This design comes from an exercise in tuning for small area and a short achievable clock period on the open sky130 flow, not from production work.
The RTL was checked by simulation tests, not by an equivalence proof against the original design.
Power is estimated from default activity; no workload was simulated.

File: design/flow/config.mk
export PLATFORM = sky130hd
export DESIGN_NAME = VerilogALU32
export DESIGN_NICKNAME = VerilogALU32
export VERILOG_FILES = /design/flow/design.v
export SDC_FILE = /design/flow/constraint.sdc
export NUM_CORES = 4
export LEC_CHECK = 0
export CAP_MARGIN = 20
export CORE_MARGIN = 2
export CORE_UTILIZATION = 40
export SETUP_SLACK_MARGIN = 0.3
export SLEW_MARGIN = 20
File: design/flow/constraint.sdc
create_clock -name core_clock -period 5.5 [get_ports {clk}]
set_input_delay 1.1000 -clock core_clock [delete_from_list [all_inputs] [get_ports {clk}]]
set_output_delay 1.1000 -clock core_clock [all_outputs]
set_load 0.01 [all_outputs]
File: design/flow/design.v
`timescale 1ns / 1ps
module VerilogALU32(
		input clk,
		input reset,
		input en,
		input allow,
		input [5:0] funcSelect,
		input [31:0] dataIn0,
		input [31:0] dataIn1,
		input [31:0] dataIn2,
		input [4:0] c0,
		input [4:0] c1,
		output [31:0] dataOut0,
		output carryOut,		
		output [3:0] exceptionOut,
		output [31:0] dataOut0Pre,
		output carryOutPre,		
		output [3:0] exceptionOutPre		
    );
	reg [31:0] result;
	reg carry;
	reg [3:0] exc;
	wire [31:0] resultPre;
	wire carryPre;
	wire [3:0] excPre;
	assign dataOut0 = result;
	assign carryOut = carry;
	assign exceptionOut = exc;
	assign dataOut0Pre = resultPre,
			 carryOutPre = carryPre,
			 exceptionOutPre = excPre;	
	assign {excPre, carryPre, resultPre} = calculate(funcSelect, dataIn0, dataIn1, dataIn2, c0, c1);			
	always @(posedge clk) begin
		if (allow) begin
			result <= resultPre;
			carry <= carryPre;
			exc <= excPre;
		end;
	end;
	localparam [5:0] logicAnd = 4;
	localparam [5:0] logicOr = 5;
	localparam [5:0] logicXor = 8;
	localparam [5:0] arithAdd = 1;
	localparam [5:0] arithSub = 2;
	localparam [5:0] logicShl = 6;
	localparam [5:0] logicShrl = 7;
	localparam [5:0] arithShra = 3;
	function [(4+1+31):0] calculate(
		input [5:0] funcSel,
		input [31:0] in0,
		input [31:0] in1,
		input [31:0] in2,
		input [4:0] c0,
		input [4:0] c1);
		reg [32:0] tempResult;	
		reg ov;
	begin	
		calculate = 0;
		case (funcSel)
			logicAnd:
				calculate = {4'b0000, 1'b0, in0 & in1};
			logicOr:
				calculate = {4'b0000, 1'b0, in0 | in1};
			logicXor:
				calculate = {4'b0000, 1'b0, in0 ^ in1};			
			arithAdd: begin
				tempResult = {1'b0,in0} + {1'b0,in1};
				calculate[32:0] = tempResult;
				ov = (in0[31] == in1[31]) && (in0[31] != tempResult[31]);
				calculate[36:33] = {3'b0, ov};
			end
			arithSub: begin
				tempResult = {1'b0,in0} - {1'b0,in1};
				calculate[32:0] = tempResult;
				ov = (in0[31] != in1[31]) && (in0[31] != tempResult[31]);
				calculate[36:33] = {3'b0, ov};
			end
			logicShl:
				calculate = {4'b0000, 1'b0, in0 << c0};
			logicShrl:
				calculate = {4'b0000, 1'b0, in0 >> c0};
			arithShra:
				calculate = {4'b0000, 1'b0, in0 >> c0};
			default:  
				calculate = {4'b1000, 1'b0, 31'b0};
		endcase;
	end;		
	endfunction;
endmodule
File: design/flow/run.sh
#!/bin/bash
# synth_recipe.tcl (not shown) runs the flow's synth.tcl, then flattens the netlist and writes it again
# the make line also repeats each setting of config.mk as NAME=value (left out here)
make -C /OpenROAD-flow-scripts/flow DESIGN_CONFIG=/design/flow/config.mk WORK_HOME=/design/flow/orfs CLKGATE_MAP_FILE= SYNTH_SCRIPT=/design/flow/synth_recipe.tcl finish
==> notes.md <==
- Run status: no timing/DRC/antenna violations
- Post-synth top area cell: ha_1
- Final Instance Area: 14900 um^2
- M2 GR Usage: 54.0%
- Avg Cell Area, Syn: 7.56 um^2
- Min-Delay Path Depth: 1
- Seq/Total Area, Yosys: 10.8%
- Worst-path fanout max: 3
- Placed Cells: 1998
- Most frequent cells in the layout: buf_4 (344), nor2_1 (132), a21oi_1 (113)
- Total power: 2.06 mW
- Metal-1 WL: 21600 um
- Pwr dens: 139 nW/um^2
- CTS tree: built
- Sequential Power Share: 16.0%
- Sw power: 913 uW
- Distinct cells, synth: 78
- Top-count cell post-synth: nor2_1
- Final hold violations: 0
- Placed Area: 13800 um^2
- Top cell type's share of synthesized area: 12.9%
- WL final: 50000 um
- Final setup violation count: 0
- Layout Utilization: 61.5%
- DRC viols: 0
- GR Util met3: 9.27%
- Pre-CTS worst setup slack: -0.853 ns
- Max Cap Viol: 0
- Dominant cells by area after synthesis: ha_1 (13%), edfxtp_1 (11%), mux4_2 (9.2%)
- DR pass1 iterations: 7
- Post-route insts no fill: 2033
- Synth Register Bits: 35
- CP Data Arrival Time: 4.22 ns
- Antenna viol nets, final: 0
- F_max: 0.188 GHz
- Int Pwr: 1.15 mW
- Crit start category: input port
- Sw frac: 44.3%
- CP Data Required Time: 4.40 ns
- Antenna violations before repair: 3
- FP Rows: 57
- Crit path time final: 5.32 ns
- PnR worst setup slack: 0.177 ns
- IO Pins: 190
- Clock slew at reported path FFs: 0.06 ns
- Largest net degree at the start of global routing: 39
- Met3 routed WL: 6190 um
- Post-synth EDFFs: 35
- Vias in the first global route: 11860
- Synth Area in Simple Gates: 15.7%
- Compound-cell area share of the yosys netlist: 32.1%
- Routability Congestion: 1.03
- H-tree depth: 2
- Tot GR Track Use: 37.8%
- Mux share of post-synthesis cell area: 18.7%
- Top sig layer: met5
- Logic pwr share: 69.6%
- Clk network pwr share: 14.4%
- Synth top cells by count: nor2_1 (135), a21oi_1 (130), inv_1 (113)
- Pleak: 6.69 nW
- Worst Setup SP: dataIn0[0]
- Hold Crit Start: allow
- Post-Syn Area: 9770 um^2
- Max-slew headroom: 40.9%
- Wire length per cell: 24.6 um
- Max-slew violations: 0
- Post-DP HPWL: 39900 um
- Ys async rst share: 0%
- Setup_tns: 0 ns
- Initial DRC Count: 1563
- Initial Utilization: 40.4%
- Actual transition at the worst max-transition pin: 0.886 ns
- Met2 wire length: 20500 um
- Critical Path Sink Type: output pin
- RSZ-0062 raised after global routing: yes
- Period utilisation layout: 96.8%
- Vias per cell: 6.27
- GRT Max-Usage Layer: met1
- Main combinational cell family by area after synthesis: compound AO/OA/AOI/OAI gates
- Clock buffer depth: 2
- Worst hold path class: input port to flop
- Synth Area in XOR/XNOR: 0.359%
- Post-CTS resize count: 221
- Hold buffers post-CTS: 0
- YS warnings: 1
- Worst Hold Path EP: result[1]
- Post-Syn Instances: 1292
- Setup CP Type: input port to output pin
- Most used DFF post-synth: edfxtp_1
- Nets@finish: 1925
- Most common cell after layout, fill and taps aside: buf_4
- Setup bufs post-CTS: 12
- Layout cells sized above 1: 35.4%
- Critical path endpoint: dataOut0Pre[30]
- Die area: 25700 um^2
- First-pass GRT wire length: 73500 um
- GRT overflow: 0
- Hold slack: 1.46 ns
- Post-synthesis adder-cell area fraction: 13.3%
- CTS root buffer: clkbuf_16
==> power groups by stage <==
| stage | registers [mW] | clock network [mW] | logic [mW] |
|---|---|---|---|
| global placement | 0.336 | 0 | 1.29 |
| CTS | 0.331 | 0.304 | 1.35 |
| detailed placement | 0.336 | 0 | 1.29 |
| global route | 0.333 | 0.308 | 1.51 |
| floorplan | 0.351 | 0 | 0.604 |
| finish | 0.330 | 0.297 | 1.43 |
==> sequential cells by signal, indices dropped and copies added, names as in the netlist <==
signal  cells
carry       1
exc         2
result     32
==> final cells by class <==
class / count / area (um^2)
Fill cell: 2207 / 9320
Multi-Input combinational cell: 1045 / 8630
Timing Repair Buffer: 504 / 4190
Sequential cell: 35 / 1050
Inverter: 115 / 434
Tap cell: 324 / 405
Clock buffer: 5 / 125
Clock inverter: 3 / 15.0
Antenna cell: 2 / 5.00
==> worst max-delay path, cell delays in order <==
cell and delay [ns]:
buf_8 0.08, ha_4 0.14, inv_4 0.04, fa_2 0.36, nand2b_4 0.15, a21o_1 0.22
a21o_1 0.20, a311o_1 0.37, a2111oi_4 0.46, buf_4 0.21, nor2_4 0.05, o41a_1 0.38
o31a_1 0.25, o21ai_2 0.07, buf_2 0.15
floorplan.png
(2 px per um) Pins as bars on the die edge.
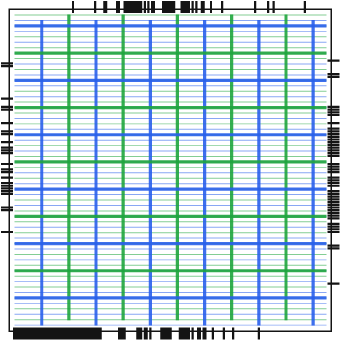
[VSS] blue
[VDD] green
rows: 57
met4 straps: 11
met5 straps: 11
core area: 24200 um^2
height of the die: 160 um
VDD IR max: 111 uV
Die X-Extent: 160 um

sizing.png
(4 px per um)
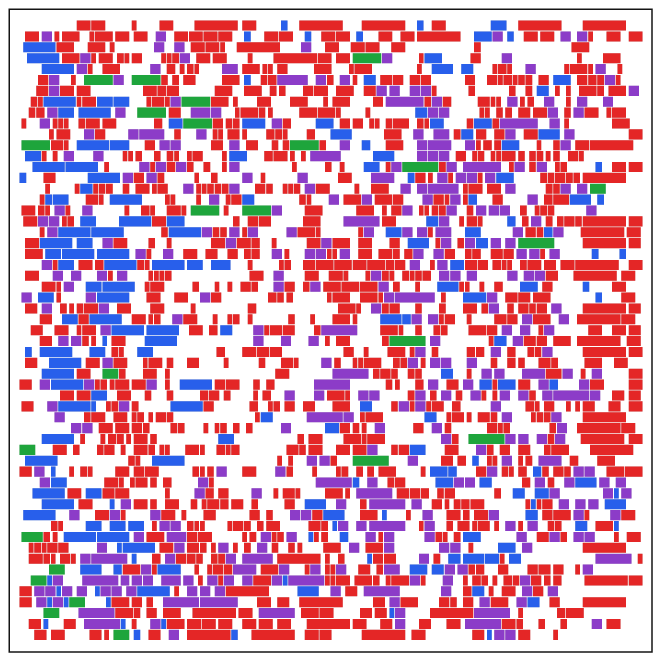
[x2] blue | cells: 192 | share: 11% | most used: mux4_2
[x1 and smaller] red | cells: 1103 | share: 65% | most used: nor2_1
[x3 and x4] purple | cells: 388 | share: 23% | most used: buf_4
[x6 and larger] green | cells: 24 | share: 1.4% | most used: buf_12
non-clock buffer count: 504
Synth-to-Final Area Change: 52.1%

pinout.png
(2 px per um) Pins as bars across the die edge, other pins in gray.
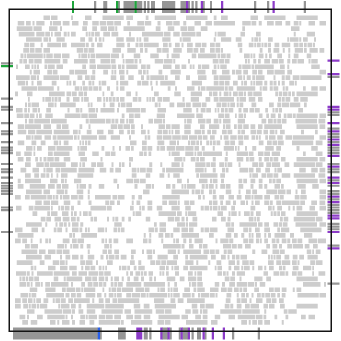
[dataOut0] purple | pins: 32 | direction: output | edge: 18 east, 10 south, 4 north
[reset] blue | pins: 1 | direction: input | edge: south
[exceptionOutPre] green | pins: 4 | direction: output | edge: 3 north, 1 west
buffers added on ports: 146

m1.png
(2 px per um) Supply wires on this layer in gray.
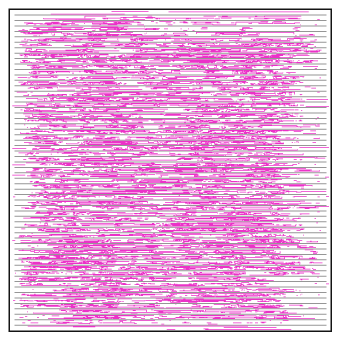
share of all routed wire: 43%
main direction: horizontal
nets with wire on the layer: 1700
wire length on this layer: 21.6 mm
vias: 12737
met1 Usage GRT: 55.9%

clock_nets.png
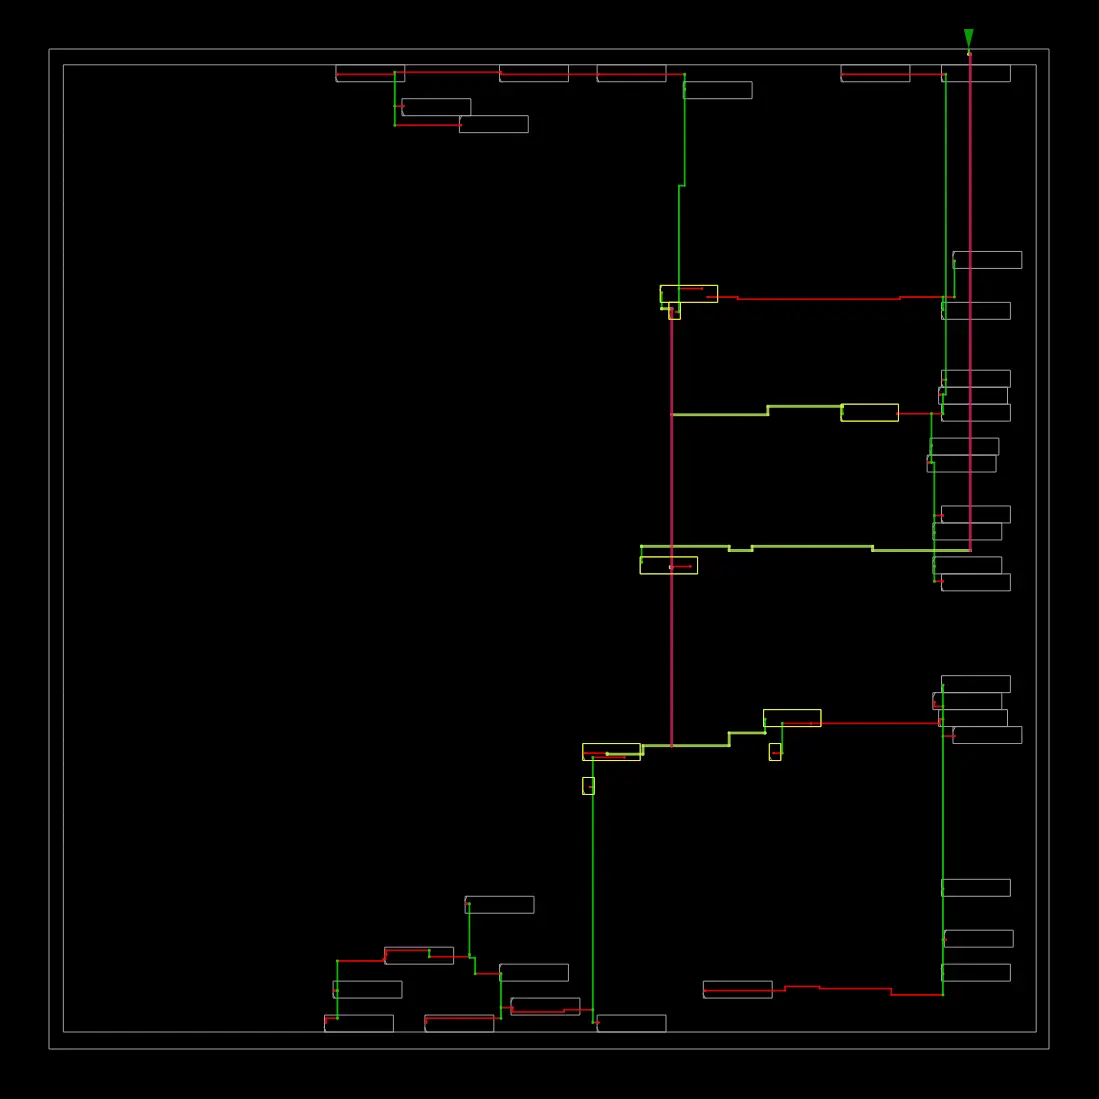
Clock Sinks: 35
TritonCTS buffer count: 5
clock group power: 297 uW
FFs & Latches: 35

-- port drivers added, routing unchanged --
The results above use ideal ports. As a check the final layout listed here was re-extracted and re-timed, cells and wires unchanged.
Step 1, drivers: a clkbuf_16 drives clk and a buf_2 each remaining input, both assumed.
Step 2 moves the port delays by t, midway between the first and last clock arrival at a register: inputs arrive t later, outputs are due t later. That takes back most of the time a late clock gives input paths.
a / b / c = ideal / step 1 / step 2; a / b = the first two.
t, ns: 0.343
slack for setup (ns): 0.177 / 0.099 / 0.099
slew at the worst register clock pin (ns): 0.07 / 0.07
worst data-port slew with drivers (ns): 0.07
After both steps this run still meets setup and hold. For this run, drivers alone change the setup slack by -0.078 ns; drivers and shift together by -0.078 ns.
